This design comes from an exercise in tuning for a short achievable clock period and few clock cycles on the open sky130 flow, not from production work. The RTL was checked by simulation tests, not by an equivalence proof against the original design. Not every run is shown, and edits may drop behaviour that the tests do not exercise.

## flow/config.mk

```make
export PLATFORM = sky130hd
export DESIGN_NAME = singlecycle
export DESIGN_NICKNAME = singlecycle
export VERILOG_FILES = /design/flow/design.v
export SDC_FILE = /design/flow/constraint.sdc
export NUM_CORES = 4
export LEC_CHECK = 0
export CAP_MARGIN = 20
export CORE_MARGIN = 2
export CORE_UTILIZATION = 40
export PLACE_DENSITY = 0.6
export SLEW_MARGIN = 20
```

## flow/constraint.sdc

```tcl
create_clock -name core_clock -period 16.0 [get_ports {clk}]
set_input_delay 3.2000 -clock core_clock [delete_from_list [all_inputs] [get_ports {clk}]]
set_output_delay 3.2000 -clock core_clock [all_outputs]
set_load 0.01 [all_outputs]
```

## flow/design.v

```verilog
`timescale 1ns/1ps
 `timescale 1ns/1ps
module sub_compare (
  input  logic [31:0] a     ,
  input  logic [31:0] b     ,
  output logic [32:0] data_s,
  output logic [32:0] data_us
);
  assign data_s = {(a[31]),a[31:0]} + ((~{b[31],b[31:0]}) + 1'b1);  
  assign data_us = {1'b0,a[31:0]} + ~({1'b0,b[31:0]}) + 1'b1;  
endmodule  
 `timescale 1ns/1ps
module shift_reg (
  input  logic [31:0] a  ,
  input  logic [ 4:0] b  , 
  output logic [31:0] sll,
  output logic [31:0] srl,
  output logic [31:0] sra
);
  always_comb begin 
 	case (b)
	5'd0: begin 
		sll = a;
		srl = a;
		sra = a;
	end
	5'd1: begin 
		sll = {a[30:0],1'b0};
		srl = {1'b0,a[31:1]};
		sra = {a[31],a[31:1]};
	end 
	5'd2: begin
		sll = {a[29:0],2'b00};
		srl = {2'b00,a[31:2]};
		sra = {{2{a[31]}},a[31:2]};
	end
	5'd3: begin 
		sll = {a[28:0],{3{1'b0}}};
		srl = {{3{1'b0}},a[31:3]};
		sra = {{3{a[31]}},a[31:3]};
	end
	5'd4: begin 
		sll = {a[27:0],{4{1'b0}}}; 
		srl = {{4{1'b0}},a[31:4]};
		sra = {{4{a[31]}},a[31:4]};
	end
	5'd5: begin 
		sll = {a[26:0],{5{1'b0}}};
		srl = {{5{1'b0}},a[31:5]};
		sra = {{5{a[31]}},a[31:5]};
	end 
	5'd6: begin 
		sll = {a[25:0],{6{1'b0}}};
		srl = {{6{1'b0}},a[31:6]};
		sra = {{6{a[31]}},a[31:6]};
	end
	5'd7: begin 
		sll = {a[24:0],{7{1'b0}}};
		srl = {{7{1'b0}},a[31:7]};
		sra = {{7{a[31]}},a[31:7]};
	end
	5'd8: begin
		sll = {a[23:0],{8{1'b0}}};
		srl = {{8{1'b0}},a[31:8]};
		sra = {{8{a[31]}},a[31:8]};
	end
	5'd9: begin 
		sll = {a[22:0],{9{1'b0}}};
		srl = {{9{1'b0}},a[31:9]};
		sra = {{9{a[31]}},a[31:9]};
	end 
	5'd10: begin 
		sll = {a[21:0],{10{1'b0}}};
		srl = {{10{1'b0}},a[31:10]};
		sra = {{10{a[31]}},a[31:10]};
	end
	5'd11: begin
		sll = {a[20:0],{11{1'b0}}};
		srl = {{11{1'b0}},a[31:11]};
		sra = {{11{a[31]}},a[31:11]};
	end 
	5'd12: begin
		sll = {a[19:0],{12{1'b0}}};
		srl = {{12{1'b0}},a[31:12]};
		sra = {{12{a[31]}},a[31:12]};
	end 
	5'd13: begin 
		sll = {a[18:0],{13{1'b0}}};
		srl = {{13{1'b0}},a[31:13]};
		sra = {{13{a[31]}},a[31:13]};
	end 
	5'd14: begin
		sll = {a[17:0],{14{1'b0}}};
		srl = {{14{1'b0}},a[31:14]};
		sra = {{14{a[31]}},a[31:14]};
	end 
	5'd15: begin
		sll = {a[16:0],{15{1'b0}}};
		srl = {{15{1'b0}},a[31:15]};
		sra = {{15{a[31]}},a[31:15]};
	end 
	5'd16: begin
		sll = {a[15:0],{16{1'b0}}};
		srl = {{16{1'b0}},a[31:16]};
		sra = {{16{a[31]}},a[31:16]};
	end 
	5'd17: begin
		sll = {a[14:0],{17{1'b0}}};
		srl = {{17{1'b0}},a[31:17]}; 
		sra = {{17{a[31]}},a[31:17]};
	end 
	5'd18: begin
		sll = {a[13:0],{18{1'b0}}};
		srl = {{18{1'b0}},a[31:18]};
		sra = {{18{a[31]}},a[31:18]};
	end
	5'd19: begin 
		sll = {a[12:0],{19{1'b0}}};
		srl = {{19{1'b0}},a[31:19]};
		sra = {{19{a[31]}},a[31:19]};
	end
	5'd20: begin 
		sll = {a[11:0],{20{1'b0}}}; 
		srl = {{20{1'b0}},a[31:20]};
		sra = {{20{a[31]}},a[31:20]};
	end
	5'd21: begin
		sll = {a[10:0],{21{1'b0}}};
		srl = {{21{1'b0}},a[31:21]};
		sra = {{21{a[31]}},a[31:21]};
	end 
	5'd22: begin
		sll = {a[9:0],{22{1'b0}}};
		srl = {{22{1'b0}},a[31:22]};
		sra = {{22{a[31]}},a[31:22]};
	end 
	5'd23: begin
		sll = {a[8:0],{23{1'b0}}};
		srl = {{23{1'b0}},a[31:23]};
		sra = {{23{a[31]}},a[31:23]};
	end
	5'd24: begin
		sll = {a[7:0],{24{1'b0}}};
		srl = {{24{1'b0}},a[31:24]};
		sra = {{24{a[31]}},a[31:24]};
	end
	5'd25: begin
		sll = {a[6:0],{25{1'b0}}};
		srl = {{25{1'b0}},a[31:25]};
		sra = {{25{a[31]}},a[31:25]};
	end 
	5'd26: begin 
		sll = {a[5:0],{26{1'b0}}};
		srl = {{26{1'b0}},a[31:26]};
		sra = {{26{a[31]}},a[31:26]};
	end 
	5'd27: begin 
		sll = {a[4:0],{27{1'b0}}};
		srl = {{27{1'b0}},a[31:27]};
		sra = {{27{a[31]}},a[31:27]};
	end 
	5'd28: begin
		sll = {a[3:0],{28{1'b0}}};
		srl = {{28{1'b0}},a[31:28]};
		sra = {{28{a[31]}},a[31:28]};
	end 
	5'd29: begin 
		sll = {a[2:0],{29{1'b0}}};
		srl = {{29{1'b0}},a[31:29]};
		sra = {{29{a[31]}},a[31:29]};
	end 
	5'd30: begin
		sll = {a[1:0],{30{1'b0}}};
		srl = {{30{1'b0}},a[31:30]};
		sra = {{30{a[31]}},a[31:30]};
	end
	5'd31: begin 
		sll = {a[0:0],{31{1'b0}}};
		srl = {{31{1'b0}},a[31:31]};
		sra = {{31{a[31]}},a[31:31]};
	end
	default: begin 
		sll = 32'h0;
		srl = 32'h0;
		sra = 32'h0; 
 end
 endcase 
 end
endmodule
 `timescale 1ns/1ps
module alu
(
  input  logic [31:0] operand_a		 ,
  input  logic [31:0] operand_b		 ,	
  input 			[ 3:0] alu_op,
  output logic [31:0] alu_data
);
  localparam logic [3:0] ADD  = 4'b0000;
  localparam logic [3:0] SUB  = 4'b1000;
  localparam logic [3:0] SLT  = 4'b0010;
  localparam logic [3:0] SLTU = 4'b0011;
  localparam logic [3:0] XOR  = 4'b0100;
  localparam logic [3:0] OR   = 4'b0110;
  localparam logic [3:0] AND  = 4'b0111;
  localparam logic [3:0] SLL  = 4'b0001;
  localparam logic [3:0] SRL  = 4'b0101;
  localparam logic [3:0] SRA  = 4'b1101;
  localparam logic [3:0] LUI  = 4'b1011;
/*verilator lint_off UNUSEDSIGNAL*/
  logic [32:0] data_s,
               data_us;
  logic [31:0] sll_data, 
               srl_data,
               sra_data;
/*verilator lint_on UNUSEDSIGNAL*/
  logic [3:0] alu_op_t;
  sub_compare compare (
    .a       (operand_a),
    .b       (operand_b),
    .data_s  (data_s)   ,
    .data_us (data_us)
  );
  shift_reg shift (
    .a   (operand_a)     ,
    .b   (operand_b[4:0]),
    .sll (sll_data)      ,
    .srl (srl_data)      ,
    .sra (sra_data)
  );
  always_comb begin 
	 alu_op_t = alu_op[3:0];
    case (alu_op_t) 
      ADD : alu_data = operand_a + operand_b; 
      SUB : alu_data = data_s[31:0];
      SLT : alu_data = (data_s[32]) ? 32'h1 : 32'h0;
      SLTU: alu_data = (data_us[32]) ? 32'h1 : 32'h0;
      XOR : alu_data = operand_a ^ operand_b;
      OR  : alu_data = operand_a | operand_b;
      AND : alu_data = operand_a & operand_b;
      SLL : alu_data = sll_data;
      SRL : alu_data = srl_data;
      SRA : alu_data = sra_data;
      LUI : alu_data = operand_b;
      default: alu_data = 0;
    endcase 
  end
  endmodule 
 `timescale 1ns/1ps
module brc (
  input  logic [31:0] rs1_data,
  input  logic [31:0] rs2_data,
  input  logic        br_un   ,  
  output logic        br_less ,  
  output logic        br_equal   
);
  /*verilator lint_off UNUSEDSIGNAL*/
  logic [32:0] data_s, data_us;
  /*verilator lint_on UNUSEDSIGNAL*/
  sub_compare br_comp (
    .a       (rs1_data),
    .b       (rs2_data),
    .data_s  (data_s)  ,
    .data_us (data_us)
  );
  assign br_less  = (br_un) ? data_s[32] : data_us[32]; 
  assign br_equal = (rs1_data == rs2_data) ? 1 : 0;
endmodule 
 `timescale 1ns/1ps
module control_unit 
(
  input  logic [31:0] instr    ,
  input  logic        br_less  ,
  input  logic        br_equal ,
  input  logic        ack      , 
  output logic [ 1:0] pc_sel   ,  
  output logic        reg_wr_en,
  output logic        rd_en    ,  
  output logic        br_un    ,  
  output logic        a_sel    ,  
  output logic        b_sel    ,  
  output logic [ 3:0] alu_sel  ,
  output logic        wr_en    ,  
  output logic [ 2:0] ld_sel   ,  
  output logic [ 3:0] bmask    ,  
  output logic [ 1:0] wb_sel   ,  
  output logic        insn_vld 
);
  localparam logic [6:0] LUI    = 7'b0110111;
  localparam logic [6:0] AUIPC  = 7'b0010111;
  localparam logic [6:0] JAL    = 7'b1101111;
  localparam logic [6:0] JALR   = 7'b1100111;
  localparam logic [6:0] B_type = 7'b1100011;
  localparam logic [6:0] Load   = 7'b0000011;
  localparam logic [6:0] Store  = 7'b0100011;
  localparam logic [6:0] I_type = 7'b0010011;
  localparam logic [6:0] R_type = 7'b0110011;
  localparam logic [2:0] BEQ_LB_SB_ADDI     = 3'b000;
  localparam logic [2:0] BNE_LH_SH_SLLI     = 3'b001;
  localparam logic [2:0] BLT_LBU_XORI       = 3'b100;
  localparam logic [2:0] BGE_LHU_SRLI_SRAI  = 3'b101;
  localparam logic [2:0] BLTU_ORI           = 3'b110;
  localparam logic [2:0] BGEU_ANDI          = 3'b111;
  localparam logic [2:0] LW_SW_SLTI         = 3'b010;
  localparam logic [2:0] SLTIU              = 3'b011;
  logic [6:0] opcode_type;
  logic [2:0] funct3_type;
  logic [20:0] other_signal;
  logic [ 1:0] pc_sel_base;
  logic        reg_wr_en_base, br_take, mem_wait;
  assign pc_sel    = mem_wait ? 2'b10 : (br_take ? 2'b01 : pc_sel_base);
  assign reg_wr_en = reg_wr_en_base && !mem_wait;
  assign insn_vld  = 1'b0;
  assign {pc_sel_base, 
          a_sel,
          b_sel,
          reg_wr_en_base,
          br_un,
          wr_en,
          alu_sel,
          rd_en,
          bmask,
          ld_sel,
          wb_sel} = other_signal;
  always_comb begin 
	 opcode_type = instr[6:0];
    funct3_type = instr[14:12];
    br_take  = 1'b0;
    mem_wait = 1'b0;
    case (opcode_type) 
    LUI   : other_signal = 21'b00_1_1_1_1_0_1011_0_1111_111_00;  
    AUIPC : other_signal = 21'b00_1_1_1_1_0_0000_0_1111_111_00;  
    JAL   : other_signal = 21'b01_1_1_1_1_0_0000_0_1111_111_10;  
    JALR  : other_signal = 21'b01_0_1_1_1_0_0000_0_1111_111_10;  
    B_type: begin 
      case (funct3_type) 
      BEQ_LB_SB_ADDI   : begin other_signal = 21'b00_1_1_0_1_0_0000_0_1111_111_00; br_take = br_equal; end                
      BNE_LH_SH_SLLI   : begin other_signal = 21'b00_1_1_0_1_0_0000_0_1111_111_00; br_take = ~br_equal; end                
      BLT_LBU_XORI     : begin other_signal = 21'b00_1_1_0_1_0_0000_0_1111_111_00; br_take = br_less; end                
      BGE_LHU_SRLI_SRAI: begin other_signal = 21'b00_1_1_0_1_0_0000_0_1111_111_00; br_take = (~br_less || br_equal); end  
      BLTU_ORI         : begin other_signal = 21'b00_1_1_0_0_0_0000_0_1111_111_00; br_take = br_less; end                
      BGEU_ANDI        : begin other_signal = 21'b00_1_1_0_0_0_0000_0_1111_111_00; br_take = (~br_less || br_equal); end  
      default          : other_signal = 21'd0;
      endcase
    end 
    I_type: begin 
      case (funct3_type)
      BEQ_LB_SB_ADDI   : other_signal = 21'b00_0_1_1_1_0_0000_0_1111_111_00;  
      LW_SW_SLTI       : other_signal = 21'b00_0_1_1_1_0_0010_0_1111_111_00;  
      SLTIU            : other_signal = 21'b00_0_1_1_0_0_0011_0_1111_111_00;  
      BLT_LBU_XORI     : other_signal = 21'b00_0_1_1_1_0_0100_0_1111_111_00;  
      BLTU_ORI         : other_signal = 21'b00_0_1_1_1_0_0110_0_1111_111_00;  
      BGEU_ANDI        : other_signal = 21'b00_0_1_1_1_0_0111_0_1111_111_00;  
      BNE_LH_SH_SLLI   : other_signal = 21'b00_0_1_1_1_0_0001_0_1111_111_00;  
      BGE_LHU_SRLI_SRAI: other_signal = (~instr[30]) ? 21'b00_0_1_1_1_0_0101_0_1111_111_00 : 21'b00_0_1_1_1_0_1101_0_1111_111_00;  
      default          : other_signal = 21'd0;
      endcase 
    end
    R_type: begin 
      case (funct3_type)
      BEQ_LB_SB_ADDI   : other_signal = (~instr[30]) ? 21'b00_0_0_1_1_0_0000_0_1111_111_00 : 21'b00_0_0_1_1_0_1000_0_1111_111_00;  
      LW_SW_SLTI       : other_signal = 21'b00_0_0_1_1_0_0010_0_1111_111_00;  
      SLTIU            : other_signal = 21'b00_0_0_1_0_0_0011_0_1111_111_00;  
      BLT_LBU_XORI     : other_signal = 21'b00_0_0_1_1_0_0100_0_1111_111_00;  
      BLTU_ORI         : other_signal = 21'b00_0_0_1_1_0_0110_0_1111_111_00;  
      BGEU_ANDI        : other_signal = 21'b00_0_0_1_1_0_0111_0_1111_111_00;  
      BNE_LH_SH_SLLI   : other_signal = 21'b00_0_0_1_1_0_0001_0_1111_111_00;  
      BGE_LHU_SRLI_SRAI: other_signal = (~instr[30]) ? 21'b00_0_0_1_1_0_0101_0_1111_111_00 : 21'b00_0_0_1_1_0_1101_0_1111_111_00;  
      default          : other_signal = 21'd0;
      endcase 
    end
    Load: begin
      case (funct3_type)
      BEQ_LB_SB_ADDI   : begin other_signal = 21'b00_0_1_1_0_0_0000_1_1111_000_01; mem_wait = ~ack; end  
      BNE_LH_SH_SLLI   : begin other_signal = 21'b00_0_1_1_0_0_0000_1_1111_001_01; mem_wait = ~ack; end  
      BLT_LBU_XORI     : begin other_signal = 21'b00_0_1_1_0_0_0000_1_1111_011_01; mem_wait = ~ack; end  
      BGE_LHU_SRLI_SRAI: begin other_signal = 21'b00_0_1_1_0_0_0000_1_1111_100_01; mem_wait = ~ack; end  
      LW_SW_SLTI       : begin other_signal = 21'b00_0_1_1_0_0_0000_1_1111_010_01; mem_wait = ~ack; end  
      default          : other_signal = 21'd0;
      endcase 
    end
    Store: begin 
      case (funct3_type)
      BEQ_LB_SB_ADDI: begin other_signal = 21'b00_0_1_0_0_1_0000_0_0001_000_00; mem_wait = ~ack; end  
      BNE_LH_SH_SLLI: begin other_signal = 21'b00_0_1_0_0_1_0000_0_0011_000_00; mem_wait = ~ack; end  
      LW_SW_SLTI    : begin other_signal = 21'b00_0_1_0_0_1_0000_0_1111_000_00; mem_wait = ~ack; end  
      default       : other_signal = 21'd0;
      endcase
    end
    default: other_signal = 21'd0;
    endcase
  end
endmodule
 `timescale 1ns/1ps
module immgen 
(
  input  logic [31:0] instr,
  output logic [31:0] imm
);
  localparam logic [6:0] LUI    = 7'b0110111;
  localparam logic [6:0] AUIPC  = 7'b0010111;
  localparam logic [6:0] JAL    = 7'b1101111;
  localparam logic [6:0] JALR   = 7'b1100111;
  localparam logic [6:0] B_type = 7'b1100011;
  localparam logic [6:0] Load   = 7'b0000011;
  localparam logic [6:0] Store  = 7'b0100011;
  localparam logic [6:0] I_type = 7'b0010011;
  localparam logic [6:0] R_type = 7'b0110011;
  localparam logic [2:0] BEQ_LB_SB_ADDI     = 3'b000;
  localparam logic [2:0] BNE_LH_SH_SLLI     = 3'b001;
  localparam logic [2:0] BLT_LBU_XORI       = 3'b100;
  localparam logic [2:0] BGE_LHU_SRLI_SRAI  = 3'b101;
  localparam logic [2:0] BLTU_ORI           = 3'b110;
  localparam logic [2:0] BGEU_ANDI          = 3'b111;
  localparam logic [2:0] LW_SW_SLTI         = 3'b010;
  localparam logic [2:0] SLTIU              = 3'b011;
  logic [6:0] opcode;
  logic [2:0] funct3;
  always_comb begin 
  	 opcode = instr[6:0];
    funct3 = instr[14:12];
    case (opcode) 
      LUI   : imm = {instr[31:12], 12'h0};
      AUIPC : imm = {instr[31:12], 12'h0};
      JAL   : imm = {{12{instr[31]}}, instr[19:12], instr[20], instr[30:21], 1'b0};
      JALR  : imm = {{20{instr[31]}}, instr[31:20]};
      B_type: imm = {{20{instr[31]}}, instr[7], instr[30:25], instr[11:8], 1'b0};  
      Load  : imm = {{20{instr[31]}}, instr[31:20]};
      Store : imm = {{20{instr[31]}}, instr[31:25], instr[11:7]};
      I_type: begin 
        case (funct3)
          BEQ_LB_SB_ADDI   : imm = {{20{instr[31]}}, instr[31:20]};
		  LW_SW_SLTI       : imm = {{20{instr[31]}}, instr[31:20]};
		  SLTIU            : imm = {{20{instr[31]}}, instr[31:20]};
		  BLT_LBU_XORI     : imm = {{20{instr[31]}}, instr[31:20]};
		  BLTU_ORI         : imm = {{20{instr[31]}}, instr[31:20]};
		  BGEU_ANDI        : imm = {{20{instr[31]}}, instr[31:20]};
		  BNE_LH_SH_SLLI   : imm = {27'h0, instr[24:20]};
		  BGE_LHU_SRLI_SRAI: imm = {27'h0, instr[24:20]};
	      default          : imm = 0;
        endcase
      end
      default: imm = 0;
    endcase
  end
endmodule
 `timescale 1ns/1ps
module pc (
  input  logic clk         ,
  input  logic rst         ,
  input  logic [12:0] pc_in, 
  output logic [12:0] pc_out
);
  always_ff @(posedge clk) begin 
    if (rst) begin 
      pc_out <= 0;
    end else begin 
      pc_out <= pc_in;
    end
  end
endmodule
 `timescale 1ns/1ps
module regfile (
  input  logic        clk     , 
  input  logic        rst     ,
  input  logic [ 4:0] rs1_addr,
  input  logic [ 4:0] rs2_addr,
  input  logic [ 4:0] rd_addr , 
  input  logic        rd_wren ,
  input  logic [31:0] rd_data ,
  output logic [31:0] rs1_data, 
  output logic [31:0] rs2_data
);
  logic [31:0] register_array [31:0];
  integer i; 
  always_ff @(posedge clk) begin 
    if (rst) begin 
      for (i = 0; i < 32; i = i + 1) begin
        register_array[i] <= 32'h0;
      end
    end else if (rd_wren && (rd_addr != 5'b00000)) begin 
      register_array[rd_addr] <= rd_data;
    end
  end
  assign rs1_data = (rs1_addr == 0) ? 32'h0 : register_array[rs1_addr];
  assign rs2_data = (rs2_addr == 0) ? 32'h0 : register_array[rs2_addr];
endmodule
 `timescale 1ns/1ps
/*verilator lint_off WIDTHEXPAND*/
module input_peri (
    input  logic        rst,
    input  logic [ 7:0] addr,
    input  logic [31:0] io_sw,
    input  logic [ 3:0] io_btn,
    output logic [31:0] rdata
);
  always_comb begin
    if (rst) begin 
   	  rdata = 32'h0;
    end else begin 
      case (addr) 
        8'h00: rdata = io_sw;
        8'h10: rdata = io_btn;
        default: rdata = 32'h0;
      endcase 
    end
  end
endmodule 
 `timescale 1ns/1ps
/*verilator lint_off WIDTHTRUNC*/
module output_peri (
  input  logic        clk    ,
  input  logic        rst    ,
  input  logic [ 7:0] addr   ,
  input  logic [31:0] w_data ,
  input  logic        wr_en  ,
  input  logic [ 3:0] bmask  ,
  output logic [31:0] rd_data,
  output logic [ 6:0] io_hex0,
  output logic [ 6:0] io_hex1,
  output logic [ 6:0] io_hex2,
  output logic [ 6:0] io_hex3,
  output logic [ 6:0] io_hex4,
  output logic [ 6:0] io_hex5,
  output logic [ 6:0] io_hex6,
  output logic [ 6:0] io_hex7,
  output logic [31:0] io_ledr,
  output logic [31:0] io_ledg,
  output logic [31:0] io_lcd 
);
  always_ff @(posedge clk) begin 
    if (rst) begin 
      io_ledr <= 0;
      io_ledg <= 0;
      io_hex0 <= 0;
      io_hex1 <= 0;
      io_hex2 <= 0;
      io_hex3 <= 0;
      io_hex4 <= 0;
      io_hex5 <= 0;
      io_hex6 <= 0;
      io_hex7 <= 0;
      io_lcd  <= 0;
    end else if (wr_en) begin 
      case (addr)
      8'h00: begin
        if (bmask[3]) io_ledr[31:24] <= w_data[31:24];
        if (bmask[2]) io_ledr[23:16] <= w_data[23:16];
        if (bmask[1]) io_ledr[15: 8] <= w_data[15: 8];
        if (bmask[0]) io_ledr[ 7: 0] <= w_data[ 7: 0];
      end
      8'h10: begin
        if (bmask[3]) io_ledg[31:24] <= w_data[31:24];
        if (bmask[2]) io_ledg[23:16] <= w_data[23:16];
        if (bmask[1]) io_ledg[15: 8] <= w_data[15: 8];
        if (bmask[0]) io_ledg[ 7: 0] <= w_data[ 7: 0];
      end
      8'h20: begin
        if (bmask[3]) io_hex3 <= w_data[30:24];
        if (bmask[2]) io_hex2 <= w_data[22:16];
        if (bmask[1]) io_hex1 <= w_data[14: 8];
        if (bmask[0]) io_hex0 <= w_data[ 6: 0];
      end
      8'h24: begin
        if (bmask[3]) io_hex7 <= w_data[30:24];
        if (bmask[2]) io_hex6 <= w_data[22:16];
        if (bmask[1]) io_hex5 <= w_data[14: 8];
        if (bmask[0]) io_hex4 <= w_data[ 6: 0];
      end
      8'h30: begin
        if (bmask[3]) io_lcd[31:24] <= w_data[31:24];
        if (bmask[2]) io_lcd[23:16] <= w_data[23:16];
        if (bmask[1]) io_lcd[15: 8] <= w_data[15: 8];
        if (bmask[0]) io_lcd[ 7: 0] <= w_data[ 7: 0];
      end
      default: begin 
        io_ledr <= io_ledr;
        io_ledg <= io_ledg;
        io_hex0 <= io_hex0;
        io_hex1 <= io_hex1;
        io_hex2 <= io_hex2;
        io_hex3 <= io_hex3;
        io_hex4 <= io_hex4;
        io_hex5 <= io_hex5;
        io_hex6 <= io_hex6;
        io_hex7 <= io_hex7;
        io_lcd  <= io_lcd;
      end
      endcase
    end
  end
  always_comb begin 
  case (addr)
    8'h00: rd_data = io_ledr;
    8'h10: rd_data = {{24{1'b0}},io_ledg};
	 8'h20: rd_data = {1'b0, io_hex3, 1'b0, io_hex2, 1'b0, io_hex1, 1'b0, io_hex0};
	 8'h24: rd_data = {1'b0, io_hex7, 1'b0, io_hex6, 1'b0, io_hex5, 1'b0, io_hex4};
    8'h30: rd_data = io_lcd;
    default: rd_data = 0;
  	endcase 
  end
endmodule
 `timescale 1ns/1ps
/*verilator lint_off UNUSEDSIGNAL*/
module sram_IS61WV25616_controller_32b_3lr (
  input  logic [17:0]   i_ADDR   ,
  input  logic [31:0]   i_WDATA  ,
  input  logic [ 3:0]   i_BMASK  ,
  input  logic          i_WREN   ,
  input  logic          i_RDEN   ,
  output logic [31:0]   o_RDATA  ,
  output logic          o_ACK    ,
  output logic [17:0]   SRAM_ADDR,
  input  logic [15:0]   SRAM_DQ_i ,
  output logic [15:0]   SRAM_DQ_o ,
  output logic          SRAM_DQ_oe,
  output logic          SRAM_CE_N,
  output logic          SRAM_WE_N,
  output logic          SRAM_LB_N,
  output logic          SRAM_UB_N,
  output logic          SRAM_OE_N,
  input logic i_clk,
  input logic i_reset
);
  typedef enum logic [2:0] {
      StIdle
    , StWrite
    , StWriteAck
    , StRead0
    , StRead1
    , StReadAck
  } sram_state_e;
  sram_state_e sram_state_d;
  sram_state_e sram_state_q;
  logic [17:0] addr_d;
  logic [17:0] addr_q;
  logic [31:0] wdata_d;
  logic [31:0] wdata_q;
  logic [31:0] rdata_d;
  logic [31:0] rdata_q;
  logic [ 3:0] bmask_d;
  logic [ 3:0] bmask_q;
  always_comb begin : proc_detect_state
    case (sram_state_q)
      StWriteAck, StReadAck: begin
        sram_state_d = StIdle;
        addr_d       = addr_q;
        wdata_d      = wdata_q;
        rdata_d      = rdata_q;
        bmask_d      = bmask_q;
      end
      StIdle: begin
        if (i_WREN ~^ i_RDEN) begin
          sram_state_d = StIdle;
          addr_d       = addr_q;
          wdata_d      = wdata_q;
          rdata_d      = rdata_q;
          bmask_d      = bmask_q;
        end
        else begin
          sram_state_d = i_WREN ? StWrite : StRead0;
          addr_d       = i_ADDR & 18'h3FFFE;
          wdata_d      = i_WREN ? i_WDATA : wdata_q;
          rdata_d      = rdata_q;
          bmask_d      = i_BMASK;
        end
      end
      StWrite: begin
        sram_state_d = StWriteAck;
        addr_d       = addr_q | 18'h1;
        wdata_d      = wdata_q;
        rdata_d      = rdata_q;
        bmask_d      = bmask_q;
      end
      StRead0: begin
        sram_state_d = StRead1;
        addr_d       = addr_q | 18'h1;
        wdata_d      = wdata_q;
        rdata_d      = {rdata_q[31:16], SRAM_DQ_i};
        bmask_d      = bmask_q;
      end
      StRead1: begin
        sram_state_d = StReadAck;
        addr_d       = addr_q;
        wdata_d      = wdata_q;
        rdata_d      = {SRAM_DQ_i, rdata_q[15:0]};
        bmask_d      = bmask_q;
      end
      default: begin
        sram_state_d = StIdle;
        addr_d       = '0;
        wdata_d      = '0;
        rdata_d      = '0;
        bmask_d      = '0;
      end
    endcase
  end
  always_ff @(posedge i_clk) begin
    if (!i_reset) begin
      sram_state_q <= StIdle;
    end
    else begin
      sram_state_q <= sram_state_d;
    end
  end
  always_ff @(posedge i_clk) begin
    if (!i_reset) begin
      addr_q  <= '0;
      wdata_q <= '0;
      rdata_q <= '0;
      bmask_q <= 4'b0000;
    end
    else begin
      addr_q  <= addr_d;
      wdata_q <= wdata_d;
      rdata_q <= rdata_d;
      bmask_q <= bmask_d;
    end
  end
  always_comb begin : proc_output
    SRAM_ADDR = addr_q;
    SRAM_DQ_o  = '0;
    SRAM_DQ_oe = 1'b0;
    SRAM_OE_N  = 1'b0;
    SRAM_WE_N = 1'b1;
    SRAM_CE_N = 1'b1;
    case (sram_state_q)
      StWrite, StRead0: begin
        {SRAM_UB_N, SRAM_LB_N} = ~bmask_q[1:0];
      end
      StWriteAck, StRead1, StReadAck: begin
        {SRAM_UB_N, SRAM_LB_N} = ~bmask_q[3:2];
      end
      default: begin
        {SRAM_UB_N, SRAM_LB_N} = ~bmask_q[1:0];
      end
    endcase
    if (sram_state_q == StWrite) begin
      SRAM_DQ_o  = wdata_q[15:0];
      SRAM_DQ_oe = 1'b1;
      SRAM_WE_N = 1'b0;
    end
    if (sram_state_q == StWriteAck) begin
      SRAM_DQ_o  = wdata_q[31:16];
      SRAM_DQ_oe = 1'b1;
      SRAM_WE_N = 1'b0;
    end
    if (sram_state_q != StIdle) begin
      SRAM_CE_N = 1'b0;
    end
  end
  assign o_RDATA = rdata_q;
  assign o_ACK  = (sram_state_q == StWriteAck) || (sram_state_q == StReadAck);
endmodule
 `timescale 1ns/1ps
/*verilator lint_off WIDTHEXPAND*/
/*verilator lint_off UNUSEDSIGNAL*/
module lsu (
  input  logic        clk     ,
  input  logic        rst     ,
  input  logic [15:0] addr    ,
  input  logic [31:0] w_data  ,
  input  logic        wr_en   ,
  input  logic        rd_en   ,
  input  logic [ 3:0] bmask   ,
  input  logic [ 2:0] ld_sel  ,
  output logic [31:0] r_data  ,
  output logic [31:0] io_ledr ,
  output logic [31:0] io_ledg ,
  output logic [ 6:0] io_hex0 ,
  output logic [ 6:0] io_hex1 ,
  output logic [ 6:0] io_hex2 ,
  output logic [ 6:0] io_hex3 ,
  output logic [ 6:0] io_hex4 ,
  output logic [ 6:0] io_hex5 ,
  output logic [ 6:0] io_hex6 ,
  output logic [ 6:0] io_hex7 ,
  output logic [31:0] io_lcd  ,
  output logic        ack     ,
  input  logic [31:0] io_sw   ,
  input  logic [ 3:0] io_btn  , 
  output logic [17:0]   SRAM_ADDR,
  input  logic [15:0]   SRAM_DQ_i ,
  output logic [15:0]   SRAM_DQ_o ,
  output logic          SRAM_DQ_oe,
  output logic          SRAM_CE_N,
  output logic          SRAM_WE_N,
  output logic          SRAM_LB_N,
  output logic          SRAM_UB_N,
  output logic          SRAM_OE_N
);
  logic [31:0] rdata_dmem, rd_peri_in, rd_peri, data_rd_temp; 
  logic 	      wr_en_outperi, wr_en_dmem, ack_dmem;
  assign wr_en_dmem = wr_en && ~addr[14];
  assign wr_en_outperi = wr_en && addr[14] && (addr[11:8] == 4'b0000);
  sram_IS61WV25616_controller_32b_3lr dmem (
    .i_clk   (clk)       ,
    .i_reset (!rst)      ,
    .i_ADDR  (addr[12:0]),
    .i_WDATA (w_data)    ,
    .i_BMASK (bmask)     ,
    .i_WREN  (wr_en_dmem),
    .i_RDEN  (rd_en)     ,
    .o_RDATA (rdata_dmem),
    .o_ACK   (ack_dmem)  , 
    .SRAM_ADDR (SRAM_ADDR),
    .SRAM_DQ_i (SRAM_DQ_i) ,
    .SRAM_DQ_o (SRAM_DQ_o) ,
    .SRAM_DQ_oe(SRAM_DQ_oe),
    .SRAM_CE_N (SRAM_CE_N),
    .SRAM_WE_N (SRAM_WE_N),
    .SRAM_LB_N (SRAM_LB_N),
    .SRAM_UB_N (SRAM_UB_N),
    .SRAM_OE_N (SRAM_OE_N)
  );
  assign ack = ack_dmem || (wr_en && addr[14]);
  output_peri peri_out (
    .clk       (clk)          ,
    .rst       (rst)          ,
    .addr      (addr[7:0])    ,
    .w_data    (w_data)       ,
    .wr_en     (wr_en_outperi),
    .bmask     (bmask)        ,
    .rd_data   (rd_peri)	    ,	
    .io_ledr   (io_ledr)	  ,
    .io_ledg   (io_ledg)      ,
    .io_hex0   (io_hex0) 	    ,
    .io_hex1   (io_hex1)      ,
    .io_hex2   (io_hex2)      ,
    .io_hex3   (io_hex3)      ,
    .io_hex4   (io_hex4)      ,
    .io_hex5   (io_hex5)      ,
    .io_hex6   (io_hex6)      ,
    .io_hex7   (io_hex7)      ,
    .io_lcd    (io_lcd)          
  );
  input_peri per_in (
    .rst    (rst)      ,
    .addr   (addr[7:0]),
    .io_sw  (io_sw)    ,
    .io_btn (io_btn)   ,
    .rdata  (rd_peri_in)
  );
  assign data_rd_temp = (~addr[14]) ? rdata_dmem : (addr[11:8] == 4'b0000) ? rd_peri : (addr[11:8] == 4'b1000) ? rd_peri_in : 32'h0;
  always_comb begin 
    case (ld_sel) 
      3'b000: r_data = {{24{data_rd_temp[7]}},data_rd_temp[7:0]};    
      3'b001: r_data = {{16{data_rd_temp[15]}},data_rd_temp[15:0]};  
      3'b010: r_data = data_rd_temp;                                 
      3'b011: r_data = {24'h0,data_rd_temp[7:0]};                    
      3'b100: r_data = {16'h0,data_rd_temp[15:0]};                   
      default: r_data = 32'h0; 
    endcase 
  end 
endmodule
 `timescale 1ns/1ps
module singlecycle 
(
   input  logic        clk     , 
   input  logic        rst     ,
   output logic [12:0] imem_addr ,
   input  logic [31:0] imem_rdata,
   output logic [31:0] io_ledr ,
   output logic [31:0] io_ledg , 
   output logic [ 6:0] io_hex0 ,
   output logic [ 6:0] io_hex1 ,
   output logic [ 6:0] io_hex2 ,
   output logic [ 6:0] io_hex3 ,
   output logic [ 6:0] io_hex4 ,
   output logic [ 6:0] io_hex5 ,
   output logic [ 6:0] io_hex6 ,
   output logic [ 6:0] io_hex7 ,
   output logic [31:0] io_lcd  ,
   input  logic [31:0] io_sw   ,
   input  logic [ 3:0] io_btn  ,
   output logic [17:0]   SRAM_ADDR,
   input  logic [15:0]   SRAM_DQ_i ,
   output logic [15:0]   SRAM_DQ_o ,
   output logic          SRAM_DQ_oe,
   output logic          SRAM_CE_N,
   output logic          SRAM_WE_N,
   output logic          SRAM_LB_N,
   output logic          SRAM_UB_N,
   output logic          SRAM_OE_N
); 
   logic [ 1:0] pc_sel, wb_sel;
   logic [12:0] pc, pc_four, nxt_pc;
   logic [31:0] operand_a, operand_b;
   logic [31:0] instr, wb_data, rs1_data, rs2_data, imm, alu_data, r_data;
   logic        reg_wr_en, br_un, br_less, br_equal, a_sel, b_sel, wr_en, rd_en, ack;
   logic [ 3:0] alu_sel, bmask;
   logic [ 2:0] ld_sel;
   control_unit ctr_unit (
      .instr     (instr)    ,
      .br_less   (br_less)  ,
      .br_equal  (br_equal) ,
      .ack       (ack)      ,
      .pc_sel    (pc_sel)   ,
      .reg_wr_en (reg_wr_en),
      .rd_en     (rd_en)    , 
      .br_un     (br_un)    ,
      .a_sel     (a_sel)    ,
      .b_sel     (b_sel)    ,
      .alu_sel   (alu_sel)  ,
      .wr_en     (wr_en)    ,
      .ld_sel    (ld_sel)   ,
      .bmask     (bmask)    ,
      .wb_sel    (wb_sel)   ,
      .insn_vld  ()
   ); 
	assign pc_four = pc + 4;
   always_comb begin 
      case (pc_sel) 
         2'b00: nxt_pc = pc_four;
         2'b01: nxt_pc = alu_data;
         2'b10: nxt_pc = pc;
         default: nxt_pc = 0 ;
      endcase
   end
   pc pr_cnt (
      .clk    (clk)   ,
      .rst    (rst)   ,
      .pc_in  (nxt_pc),
      .pc_out (pc)
   );
   assign imem_addr = pc;
   assign instr     = imem_rdata;
   regfile reg_files (
      .clk      (clk)         ,   
      .rst      (rst)         ,
      .rs1_addr (instr[19:15]) ,
      .rs2_addr (instr[24:20]),
      .rd_addr  (instr[11:7]),
      .rd_wren  (reg_wr_en)   ,
      .rd_data  (wb_data)     ,
      .rs1_data (rs1_data)    ,
      .rs2_data (rs2_data)
   );
   immgen immidiate (
      .instr (instr), 
      .imm   (imm)
   );
   brc branchcomp (
      .rs1_data (rs1_data),
      .rs2_data (rs2_data),
      .br_un    (br_un)   ,
      .br_less  (br_less) ,
      .br_equal (br_equal)
   );
   assign operand_a = (~a_sel) ? rs1_data : pc; 
   assign operand_b = (~b_sel) ? rs2_data : imm;
   alu alu_process (
      .operand_a (operand_a),
      .operand_b (operand_b),
      .alu_op    (alu_sel)  ,
      .alu_data  (alu_data)
   );
   lsu load_store_unit (
      .clk       (clk)           ,
      .rst       (rst)           ,
      .addr      (alu_data[15:0]),
      .w_data    (rs2_data)      ,
      .wr_en     (wr_en)         ,
      .rd_en     (rd_en)         ,
      .bmask     (bmask)         ,
      .ld_sel    (ld_sel)        ,
      .r_data    (r_data)        ,
      .io_ledr   (io_ledr)       ,
      .io_ledg   (io_ledg)       ,
      .io_hex0   (io_hex0)       ,
      .io_hex1   (io_hex1)       ,
      .io_hex2   (io_hex2)       ,
      .io_hex3   (io_hex3)       ,
      .io_hex4   (io_hex4)       ,
      .io_hex5   (io_hex5)       , 
      .io_hex6   (io_hex6)       ,
      .io_hex7   (io_hex7)       ,
      .io_lcd    (io_lcd)        ,
      .ack       (ack)           ,
      .io_sw     (io_sw)         ,
      .io_btn    (io_btn)        ,
      .SRAM_ADDR (SRAM_ADDR),
      .SRAM_DQ_i (SRAM_DQ_i) ,
      .SRAM_DQ_o (SRAM_DQ_o) ,
      .SRAM_DQ_oe(SRAM_DQ_oe),
      .SRAM_CE_N (SRAM_CE_N),
      .SRAM_WE_N (SRAM_WE_N),
      .SRAM_LB_N (SRAM_LB_N),
      .SRAM_UB_N (SRAM_UB_N),
      .SRAM_OE_N (SRAM_OE_N)
   );
   always_comb begin 
      case (wb_sel)
         2'b00: wb_data = alu_data;
         2'b01: wb_data = r_data;
         2'b10: wb_data = pc_four;
         default: wb_data = 0;
      endcase 
   end
endmodule
```

## flow/run.sh

```bash
#!/bin/bash
# synth_recipe.tcl (not shown) runs the flow's synth.tcl, then flattens the netlist and writes it again
# the make line also repeats each setting of config.mk as NAME=value (left out here)
make -C /OpenROAD-flow-scripts/flow DESIGN_CONFIG=/design/flow/config.mk WORK_HOME=/design/flow/orfs CLKGATE_MAP_FILE= SYNTH_SCRIPT=/design/flow/synth_recipe.tcl finish
```

Run 1, signal wires on met2:
Scale: 1 px per um.
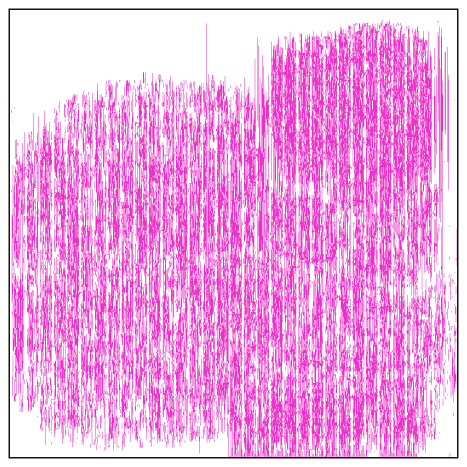
6,442 nets have wire on it. The layer holds 43% of the routed length. The layer carries 173 mm of wire. The wires run mostly vertical. The longest straight run is 231 um.
met2 Use GR: 58.35%
total vias in the final route: 71,890

Run 1, signal wires on met1:
Scale: 1.5 px per um.
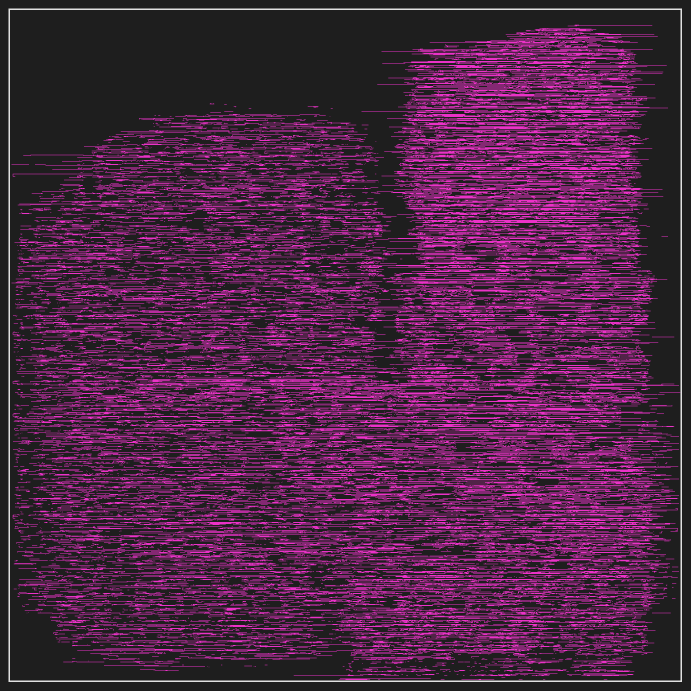
The layer carries 142 mm of wire. The longest straight run is 91.8 um.
WL final: 404,300 um
M1 GR Usage: 48.98%

Run 1, signal metal coverage by tile:
The die is cut into 22 by 22 equal tiles; dark blue is low, red is high, scaled to the fullest tile. Values are wire area over tile area, all layers added.
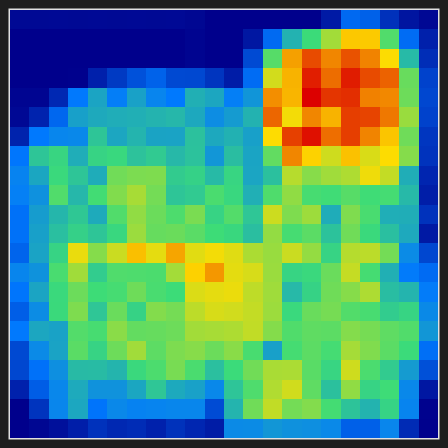
The emptiest ninth of the die: upper left. 11% of the tiles are nearly empty. The densest ninth of the die: upper right. The fullest tile reaches 0.87.
wire per inst: 39.60 um
gr usage total: 39.66%

==> results.json, run 1 <==
{
  "drc": 0,
  "p_clk_mw": 3.18,
  "seq_cells": 1272,
  "yosys-top-cells-area": "edfxtp_1 39%, mux4_2 14%, nor2_1 6.9%, dfxtp_1 6.3%, mux2i_1 3.6%",
  "p_seq_mw": 3.72,
  "cts_root_buf": "clkbuf_16",
  "globalRouteMet3Util_pct": 12.78,
  "io_pins": 291,
  "floorplan.initialDensity_pct": 40.27,
  "worst_setup_path_end_kind": "flip-flop",
  "p_seq_share_pct": 36.0,
  "final_cell_mix": "1,421 x nor2_1, 1,024 x edfxtp_1, 497 x mux4_2",
  "yosys-top-cells-count": "1,435 x nor2_1, 1,024 x edfxtp_1, 497 x mux4_2",
  "cp.depth": 27,
  "antenna_cells": 30,
  "seq_area_mm2": 0.03571,
  "ys_types": 119,
  "synth-seq-cells": 1272,
  "maxCapViolCount": 0,
  "critPathLaunchType": "primary input",
  "intPower_mw": 6.301,
  "setup_viol": 0,
  "status": "no timing/DRC/antenna violations",
  "drt_iter0_drc": 12240,
  "sh_seq_area_pct": 39.82
}
Testbench counts for the RTL of run 1, summed over its fixed seeds: cycles 50,397.
--- run 2 (changed files replaced; the others as in run 1) ---
removed: flow/run.sh
==> flow/design.v <==
`timescale 1ns/1ps
 `timescale 1ns/1ps
module singlecycle
(
   input  logic        clk     ,
   input  logic        rst     ,
   output logic [12:0] imem_addr ,
   input  logic [31:0] imem_rdata,
   output logic [31:0] io_ledr ,
   output logic [31:0] io_ledg ,
   output logic [ 6:0] io_hex0 ,
   output logic [ 6:0] io_hex1 ,
   output logic [ 6:0] io_hex2 ,
   output logic [ 6:0] io_hex3 ,
   output logic [ 6:0] io_hex4 ,
   output logic [ 6:0] io_hex5 ,
   output logic [ 6:0] io_hex6 ,
   output logic [ 6:0] io_hex7 ,
   output logic [31:0] io_lcd  ,
   input  logic [31:0] io_sw   ,
   input  logic [ 3:0] io_btn  ,
   output logic [17:0]   SRAM_ADDR,
   input  logic [15:0]   SRAM_DQ_i ,
   output logic [15:0]   SRAM_DQ_o ,
   output logic          SRAM_DQ_oe,
   output logic          SRAM_CE_N,
   output logic          SRAM_WE_N,
   output logic          SRAM_LB_N,
   output logic          SRAM_UB_N,
   output logic          SRAM_OE_N
);
  localparam logic [6:0] OP_LUI   = 7'b0110111;
  localparam logic [6:0] OP_AUIPC = 7'b0010111;
  localparam logic [6:0] OP_JAL   = 7'b1101111;
  localparam logic [6:0] OP_JALR  = 7'b1100111;
  localparam logic [6:0] OP_BR    = 7'b1100011;
  localparam logic [6:0] OP_LD    = 7'b0000011;
  localparam logic [6:0] OP_ST    = 7'b0100011;
  localparam logic [6:0] OP_IMM   = 7'b0010011;
  localparam logic [6:0] OP_REG   = 7'b0110011;
  localparam int R_ADD = 0, R_SLT = 1, R_SLTU = 2, R_XOR = 3, R_OR = 4, R_AND = 5,
                 R_SLL = 6, R_SR = 7, R_B = 8, R_LINK = 9;
  logic [12:2] pc;             
  logic [31:0] ir;             
  logic        ir_v;           
  logic        ir_pt;          
  logic [12:2] pc_ex;          
  logic [12:2] pc1_ex;         
  logic [12:2] tgt_ex;         
  logic [31:0] opa, opb;       
  logic [15:0] ea_imm;         
  logic [31:0] rf [1:31];
  logic d_ld, d_st, d_br, d_jal, d_jalr, d_wr, d_u1, d_u2, d_sub, d_sra;
  logic [9:0] d_res;
  logic        st_rd_lo, st_rd_hi, st_wr_lo, st_peri;
  logic        m_lw, m_sw;     
  logic [ 4:0] ld_rd;
  logic [ 2:0] ld_f3;
  logic        ld_kill;        
  logic [15:0] lo_buf, hi_buf;
  logic [31:0] pr_q;           
  logic        pst_v;
  logic [ 4:0] pst_sel;        
  logic [ 3:0] pst_bm;
  logic [31:0] pst_d;
  logic [12:0] s_addr;
  logic [15:0] s_dq;
  logic        s_oe, s_ce_n, s_we_n, s_ub_n;
  assign imem_addr  = {pc, 2'b00};
  assign SRAM_ADDR  = {5'b0, s_addr};
  assign SRAM_DQ_o  = s_dq;
  assign SRAM_DQ_oe = s_oe;
  assign SRAM_CE_N  = s_ce_n;
  assign SRAM_WE_N  = s_we_n;
  assign SRAM_LB_N  = 1'b0;
  assign SRAM_UB_N  = s_ub_n;
  assign SRAM_OE_N  = 1'b0;
  logic [2:0] f3;
  logic [4:0] rd, rs1, rs2;
  assign f3  = ir[14:12];
  assign rd  = ir[11:7];
  assign rs1 = ir[19:15];
  assign rs2 = ir[24:20];
  logic [32:0] sum_c;
  logic [31:0] sum, sh_res, ex_res;
  logic        lt, ltu;
  assign sum_c = {opa, 1'b1} + {opb ^ {32{d_sub}}, d_sub};
  assign sum   = sum_c[32:1];
  assign ltu   = opa < opb;
  assign lt    = (opa[31] ^ opb[31]) ? opa[31] : ltu;
  always_comb begin
    if (!ir[14]) sh_res = opa << opb[4:0];
    else         sh_res = 32'({{32{d_sra & opa[31]}}, opa} >> opb[4:0]);
  end
  always_comb begin
    ex_res = 32'h0;
    if (d_res[R_ADD])  ex_res = ex_res | sum;
    if (d_res[R_SLT])  ex_res = ex_res | {31'b0, lt};
    if (d_res[R_SLTU]) ex_res = ex_res | {31'b0, ltu};
    if (d_res[R_XOR])  ex_res = ex_res | (opa ^ opb);
    if (d_res[R_OR])   ex_res = ex_res | (opa | opb);
    if (d_res[R_AND])  ex_res = ex_res | (opa & opb);
    if (d_res[R_SLL] || d_res[R_SR]) ex_res = ex_res | sh_res;
    if (d_res[R_B])    ex_res = ex_res | opb;
    if (d_res[R_LINK]) ex_res = ex_res | {19'b0, pc1_ex, 2'b00};
  end
  logic eq, taken, act_taken;
  assign eq = opa == opb;
  always_comb begin
    case (f3)
      3'b000:  taken = eq;
      3'b001:  taken = !eq;
      3'b100:  taken = lt;
      3'b101:  taken = !lt;
      3'b110:  taken = ltu;
      default: taken = !ltu;
    endcase
  end
  assign act_taken = d_jal || d_jalr || (d_br && taken);
  logic [12:0] jalr_sum;
  logic [12:2] tgt;
  assign jalr_sum = opa[12:0] + opb[12:0];
  assign tgt      = d_jalr ? jalr_sum[12:2] : act_taken ? tgt_ex : pc1_ex;
  logic [15:0] ea;
  assign ea = opa[15:0] + ea_imm;
  logic ld_pend, hazard, busy, stall, fire, ex_we, redirect;
  assign ld_pend  = (st_rd_lo || st_rd_hi || st_peri) && !ld_kill;
  assign hazard   = ld_pend && ((d_u1 && rs1 == ld_rd) || (d_u2 && rs2 == ld_rd));
  assign busy     = (d_ld || d_st) && ((st_rd_lo && m_lw) || (st_wr_lo && m_sw));
  assign stall    = ir_v && (hazard || busy);
  assign fire     = ir_v && !stall;
  assign ex_we    = fire && d_wr;
  assign redirect = fire && (d_jalr || (act_taken != ir_pt));
  logic [31:0] pr_word, ld_word, ld_data;
  logic        ld_we;
  always_comb begin
    pr_word = 32'h0;
    if (ea[11:8] == 4'h0) begin
      case (ea[7:0])
        8'h00: pr_word = ledr_n;
        8'h10: pr_word = ledg_n;
        8'h20: pr_word = {1'b0, hlo_n[30:24], 1'b0, hlo_n[22:16], 1'b0, hlo_n[14:8], 1'b0, hlo_n[6:0]};
        8'h24: pr_word = {1'b0, hhi_n[30:24], 1'b0, hhi_n[22:16], 1'b0, hhi_n[14:8], 1'b0, hhi_n[6:0]};
        8'h30: pr_word = lcd_n;
        default: pr_word = 32'h0;
      endcase
    end else if (ea[11:8] == 4'h8) begin
      case (ea[7:0])
        8'h00: pr_word = io_sw;
        8'h10: pr_word = {28'h0, io_btn};
        default: pr_word = 32'h0;
      endcase
    end
  end
  assign ld_word = st_peri ? pr_q : st_rd_hi ? {SRAM_DQ_i, lo_buf} : {16'h0, SRAM_DQ_i};
  always_comb begin
    case (ld_f3)
      3'b000:  ld_data = {{24{ld_word[7]}}, ld_word[7:0]};
      3'b001:  ld_data = {{16{ld_word[15]}}, ld_word[15:0]};
      3'b100:  ld_data = {24'h0, ld_word[7:0]};
      3'b101:  ld_data = {16'h0, ld_word[15:0]};
      default: ld_data = ld_word;
    endcase
  end
  assign ld_we = ((st_rd_lo && !m_lw) || st_rd_hi || st_peri) && !ld_kill;
  logic [31:0] fi;
  logic [6:0]  f_op;
  logic [2:0]  f_f3;
  logic [4:0]  f_rs1, f_rs2, f_rd;
  assign fi    = imem_rdata;
  assign f_op  = fi[6:0];
  assign f_f3  = fi[14:12];
  assign f_rd  = fi[11:7];
  assign f_rs1 = fi[19:15];
  assign f_rs2 = fi[24:20];
  logic f_lui, f_auipc, f_jal, f_jalr, f_br, f_ld, f_st, f_imm, f_reg;
  assign f_lui   = f_op == OP_LUI;
  assign f_auipc = f_op == OP_AUIPC;
  assign f_jal   = f_op == OP_JAL;
  assign f_jalr  = f_op == OP_JALR;
  assign f_br    = (f_op == OP_BR) && (f_f3[2] || !f_f3[1]);
  assign f_ld    = (f_op == OP_LD) && (f_f3 == 3'b000 || f_f3 == 3'b001 || f_f3 == 3'b010 ||
                                       f_f3 == 3'b100 || f_f3 == 3'b101);
  assign f_st    = (f_op == OP_ST) && (f_f3 == 3'b000 || f_f3 == 3'b001 || f_f3 == 3'b010);
  assign f_imm   = f_op == OP_IMM;
  assign f_reg   = f_op == OP_REG;
  logic f_alu;
  logic [9:0] f_res;
  assign f_alu = f_imm || f_reg;
  always_comb begin
    f_res = '0;
    if (f_alu) begin
      case (f_f3)
        3'b000: f_res[R_ADD]  = 1'b1;
        3'b001: f_res[R_SLL]  = 1'b1;
        3'b010: f_res[R_SLT]  = 1'b1;
        3'b011: f_res[R_SLTU] = 1'b1;
        3'b100: f_res[R_XOR]  = 1'b1;
        3'b101: f_res[R_SR]   = 1'b1;
        3'b110: f_res[R_OR]   = 1'b1;
        3'b111: f_res[R_AND]  = 1'b1;
      endcase
    end
    f_res[R_B]    = f_lui || f_auipc;
    f_res[R_LINK] = f_jal || f_jalr;
  end
  logic        f_pt;
  logic [12:2] f_jtgt, f_btgt, f_tgt, f_pc1;
  assign f_pt   = f_jal || ((f_op == OP_BR) && fi[31]);
  assign f_jtgt = pc + {fi[12], fi[20], fi[30:22]};
  assign f_btgt = pc + {fi[31], fi[7], fi[30:25], fi[11:9]};
  assign f_tgt  = ({11{fi[2]}} & f_jtgt) | ({11{!fi[2]}} & f_btgt);
  assign f_pc1  = pc + 11'd1;
  logic [31:0] f_immi, f_immb, f_auipc_v;
  assign f_immi    = {{20{fi[31]}}, fi[31:20]};
  assign f_auipc_v = {fi[31:12] + {19'b0, pc[12]}, pc[11:2], 2'b00};
  assign f_immb    = f_lui ? {fi[31:12], 12'h0} : f_auipc ? f_auipc_v : f_immi;
  logic [31:0] f_a, f_b;
  always_comb begin
    if (ex_we && rd == f_rs1)         f_a = ex_res;
    else if (ld_we && ld_rd == f_rs1) f_a = ld_data;
    else if (f_rs1 == 5'd0)           f_a = 32'h0;
    else                              f_a = rf[f_rs1];
    if (!(f_reg || f_br || f_st))     f_b = f_immb;
    else if (ex_we && rd == f_rs2)    f_b = ex_res;
    else if (ld_we && ld_rd == f_rs2) f_b = ld_data;
    else if (f_rs2 == 5'd0)           f_b = 32'h0;
    else                              f_b = rf[f_rs2];
  end
  always_ff @(posedge clk) begin
    for (int i = 1; i < 32; i++) begin
      if (rst)                             rf[i] <= 32'h0;
      else if (ex_we && rd == 5'(i))       rf[i] <= ex_res;
      else if (ld_we && ld_rd == 5'(i))    rf[i] <= ld_data;
    end
  end
  always_ff @(posedge clk) begin
    if (rst) begin
      pc   <= '0;
      ir_v <= 1'b0;
    end else if (redirect) begin
      pc   <= tgt;
      ir_v <= 1'b0;
    end else if (!stall) begin
      pc   <= f_pt ? f_tgt : f_pc1;
      ir_v <= 1'b1;
    end
  end
  always_ff @(posedge clk) begin
    if (!stall) begin
      ir     <= fi;
      ir_pt  <= f_pt;
      pc_ex  <= pc;
      pc1_ex <= f_pc1;
      tgt_ex <= f_tgt;
      opa    <= f_a;
      opb    <= f_b;
      ea_imm <= f_st ? {{4{fi[31]}}, fi[31:25], fi[11:7]} : f_immi[15:0];
      d_ld   <= f_ld;
      d_st   <= f_st;
      d_br   <= f_br;
      d_jal  <= f_jal;
      d_jalr <= f_jalr;
      d_wr   <= (f_lui || f_auipc || f_jal || f_jalr || f_imm || f_reg) && (f_rd != 5'd0);
      d_u1   <= f_jalr || f_br || f_ld || f_st || f_imm || f_reg;
      d_u2   <= f_br || f_st || f_reg;
      d_sub  <= f_reg && fi[30] && (f_f3 == 3'b000);
      d_sra  <= fi[30];
      d_res  <= f_res;
    end else begin
      if (ld_we && ld_rd == rs1)         opa <= ld_data;
      if (ld_we && ld_rd == rs2 && d_u2) opb <= ld_data;
    end
  end
  logic iss_ld, iss_st;
  assign iss_ld = fire && d_ld;
  assign iss_st = fire && d_st;
  always_ff @(posedge clk) begin
    if (rst) begin
      st_rd_lo <= 1'b0; st_rd_hi <= 1'b0; st_wr_lo <= 1'b0; st_peri <= 1'b0;
      m_lw <= 1'b0; m_sw <= 1'b0; ld_kill <= 1'b0; ld_rd <= 5'd0;
      s_ce_n <= 1'b1; s_we_n <= 1'b1; s_oe <= 1'b0;
      pst_v <= 1'b0;
    end else begin
      st_rd_lo <= 1'b0; st_rd_hi <= 1'b0; st_wr_lo <= 1'b0; st_peri <= 1'b0;
      s_ce_n <= 1'b1; s_we_n <= 1'b1; s_oe <= 1'b0;
      pst_v <= iss_st && ea[14] && (ea[11:8] == 4'h0);
      if (ex_we && rd == ld_rd) ld_kill <= 1'b1;
      if (iss_ld) begin
        ld_rd   <= rd;
        ld_f3   <= f3;
        ld_kill <= rd == 5'd0;
        m_lw    <= (f3 == 3'b010);
        pr_q    <= pr_word;
        if (ea[14]) st_peri <= 1'b1;
        else begin
          st_rd_lo <= 1'b1;
          s_ce_n   <= 1'b0;
        end
      end else if (iss_st && !ea[14]) begin
        st_wr_lo <= 1'b1;
        m_sw     <= (f3 == 3'b010);
        s_ce_n   <= 1'b0;
        s_we_n   <= 1'b0;
        s_oe     <= 1'b1;
      end else if (st_rd_lo && m_lw) begin
        st_rd_hi <= 1'b1;
        s_ce_n   <= 1'b0;
      end else if (st_wr_lo && m_sw) begin
        s_ce_n   <= 1'b0;
        s_we_n   <= 1'b0;
        s_oe     <= 1'b1;
      end
    end
  end
  always_ff @(posedge clk) begin
    hi_buf <= opb[31:16];
    if ((st_rd_lo && m_lw) || (st_wr_lo && m_sw)) begin
      s_addr <= {s_addr[12:1], 1'b1};
      s_dq   <= hi_buf;
      s_ub_n <= 1'b0;
    end else begin
      s_addr <= {ea[12:1], 1'b0};
      s_dq   <= opb[15:0];
      s_ub_n <= (f3 == 3'b000);
    end
    if (st_rd_lo) lo_buf <= SRAM_DQ_i;
  end
  always_ff @(posedge clk) begin
    pst_sel <= {ea[7:0] == 8'h30, ea[7:0] == 8'h24, ea[7:0] == 8'h20,
                ea[7:0] == 8'h10, ea[7:0] == 8'h00};
    pst_bm  <= (f3 == 3'b000) ? 4'b0001 : (f3 == 3'b001) ? 4'b0011 : 4'b1111;
    pst_d   <= opb;
  end
  logic [31:0] ledr_n, ledg_n, lcd_n;
  logic [31:0] hex_q, hex_d;    
  logic [ 6:0] hex_n [0:7];
  assign hex_q = {1'b0, io_hex3, 1'b0, io_hex2, 1'b0, io_hex1, 1'b0, io_hex0};
  assign hex_d = {1'b0, io_hex7, 1'b0, io_hex6, 1'b0, io_hex5, 1'b0, io_hex4};
  function automatic logic [31:0] merge(input logic [31:0] q, input logic [31:0] d,
                                        input logic [3:0] bm, input logic en);
    for (int b = 0; b < 4; b++)
      merge[8*b +: 8] = (en && bm[b]) ? d[8*b +: 8] : q[8*b +: 8];
  endfunction
  logic [31:0] hlo_n, hhi_n;
  assign ledr_n = merge(io_ledr, pst_d, pst_bm, pst_v && pst_sel[0]);
  assign ledg_n = merge(io_ledg, pst_d, pst_bm, pst_v && pst_sel[1]);
  assign lcd_n  = merge(io_lcd,  pst_d, pst_bm, pst_v && pst_sel[4]);
  assign hlo_n  = merge(hex_q,   pst_d, pst_bm, pst_v && pst_sel[2]);
  assign hhi_n  = merge(hex_d,   pst_d, pst_bm, pst_v && pst_sel[3]);
  always_comb begin
    for (int b = 0; b < 4; b++) begin
      hex_n[b]     = hlo_n[8*b +: 7];
      hex_n[b + 4] = hhi_n[8*b +: 7];
    end
  end
  always_ff @(posedge clk) begin
    if (rst) begin
      io_ledr <= '0; io_ledg <= '0; io_lcd <= '0;
      io_hex0 <= '0; io_hex1 <= '0; io_hex2 <= '0; io_hex3 <= '0;
      io_hex4 <= '0; io_hex5 <= '0; io_hex6 <= '0; io_hex7 <= '0;
    end else begin
      io_ledr <= ledr_n; io_ledg <= ledg_n; io_lcd <= lcd_n;
      io_hex0 <= hex_n[0]; io_hex1 <= hex_n[1]; io_hex2 <= hex_n[2]; io_hex3 <= hex_n[3];
      io_hex4 <= hex_n[4]; io_hex5 <= hex_n[5]; io_hex6 <= hex_n[6]; io_hex7 <= hex_n[7];
    end
  end
endmodule
==> flow/flow/run.sh <==
#!/bin/bash
set -o pipefail
export SETUP_SLACK_MARGIN=${FLOW_SETUP_MARGIN:-11.7}
bash standard.sh > standard.log 2>&1
==> flow/standard.sh <==
#!/bin/bash
# synth_recipe.tcl (not shown) runs the flow's synth.tcl, then flattens the netlist and writes it again
# the make line also repeats each setting of config.mk as NAME=value (left out here)
make -C /OpenROAD-flow-scripts/flow DESIGN_CONFIG=/design/flow/config.mk WORK_HOME=/design/flow/orfs CLKGATE_MAP_FILE= SYNTH_SCRIPT=/design/flow/synth_recipe.tcl "${@:-finish}"
==> results.json, run 2 <==
{
  "status": "did not finish",
  "haltStage": "5_1_grt",
  "error_line": "[ERROR GRT-0232] Routing congestion too high. Check the congestion heatmap in the GUI.",
  "fp.dieH_um": 462.0,
  "post_cts_buffers": 664,
  "place_ws_ns": 8.234,
  "cts_max_path_buffers": 3,
  "yosys.area_share.simple_pct": 17.41,
  "globalRouteMet3Util_pct": 35.89,
  "synth_top_area_share_pct": 29.32,
  "synth_edf_count": 199,
  "met2_usage_pct": 73.25,
  "die_x_um": 462.0,
  "synth_compound_area_share_pct": 31.77,
  "floorplan.initialDensity_pct": 40.12,
  "placed_cell_area_mm2": 0.09278,
  "synthMuxAreaShare_pct": 4.441,
  "synth_cells": 10700,
  "cts-resized-gates": 2724,
  "yosys.area.top_type": "dfxtp_1",
  "io_pins": 291,
  "synth_ff_type": "dfxtp_1",
  "seq_area_frac_synth_pct": 36.44,
  "yosys-top-cells-count": "2,065 x nor2_1, 1,229 x dfxtp_1, 1,152 x a21oi_1",
  "cts_root_buf": "clkbuf_16",
  "htree_num_levels": 4,
  "dp_hpwl_um": 333500,
  "yosys.area_share.xor_xnor_pct": 1.543,
  "ys_warn_count": 35,
  "cts_sinks": 1428,
  "synth-seq-cells": 1428,
  "routabilityCongestion": 1.063,
  "grt_max_degree": 100,
  "cts_hold_buf": 0,
  "ys_types": 90,
  "async_flop_share_pct": 0,
  "dp.cells": 13010,
  "cts_made_buffers": 167,
  "synth.avg_cell_area_um2": 7.841,
  "track_usage_pct": 56.43,
  "use_met1_pct": 61.43,
  "synth_top_family_by_area": "compound AO/OA/AOI/OAI gates",
  "synth_fa_ha_area_share_pct": 2.442,
  "yosys-top-cells-area": "dfxtp_1 29%, nor2_1 9.2%, a211oi_1 8.4%, edfxtp_1 7.1%, a21oi_1 6.9%",
  "grt_most_used_layer": "met2"
}
Testbench counts for the RTL of run 2, summed over its fixed seeds: cycles 35,525.

what the ideal ports hide:
No port has a modelled driver above. Below, the same layout with a new extraction and two added sets of constraints.
Step 1: set_driving_cell puts a clkbuf_16 on clk and a buf_2 on each other input, an assumption about the parent block.
Step 2 moves the port delays by t, midway between the first and last clock arrival at a register: inputs arrive t later, outputs are due t later. That takes back most of the time a late clock gives input paths.
Slacks: no drivers / after step 1 / after step 2; pairs: no drivers / after step 1.
run: run 1
shift t [ns]: 0.870
slack for setup (ns): 2.898 / 2.951 / 2.081
worst data-port slew with drivers (ns): 0.18
After both steps run 1 still meets setup and hold. The setup slack of run 1 moves by +0.053 ns with the drivers and by -0.817 ns with both steps.
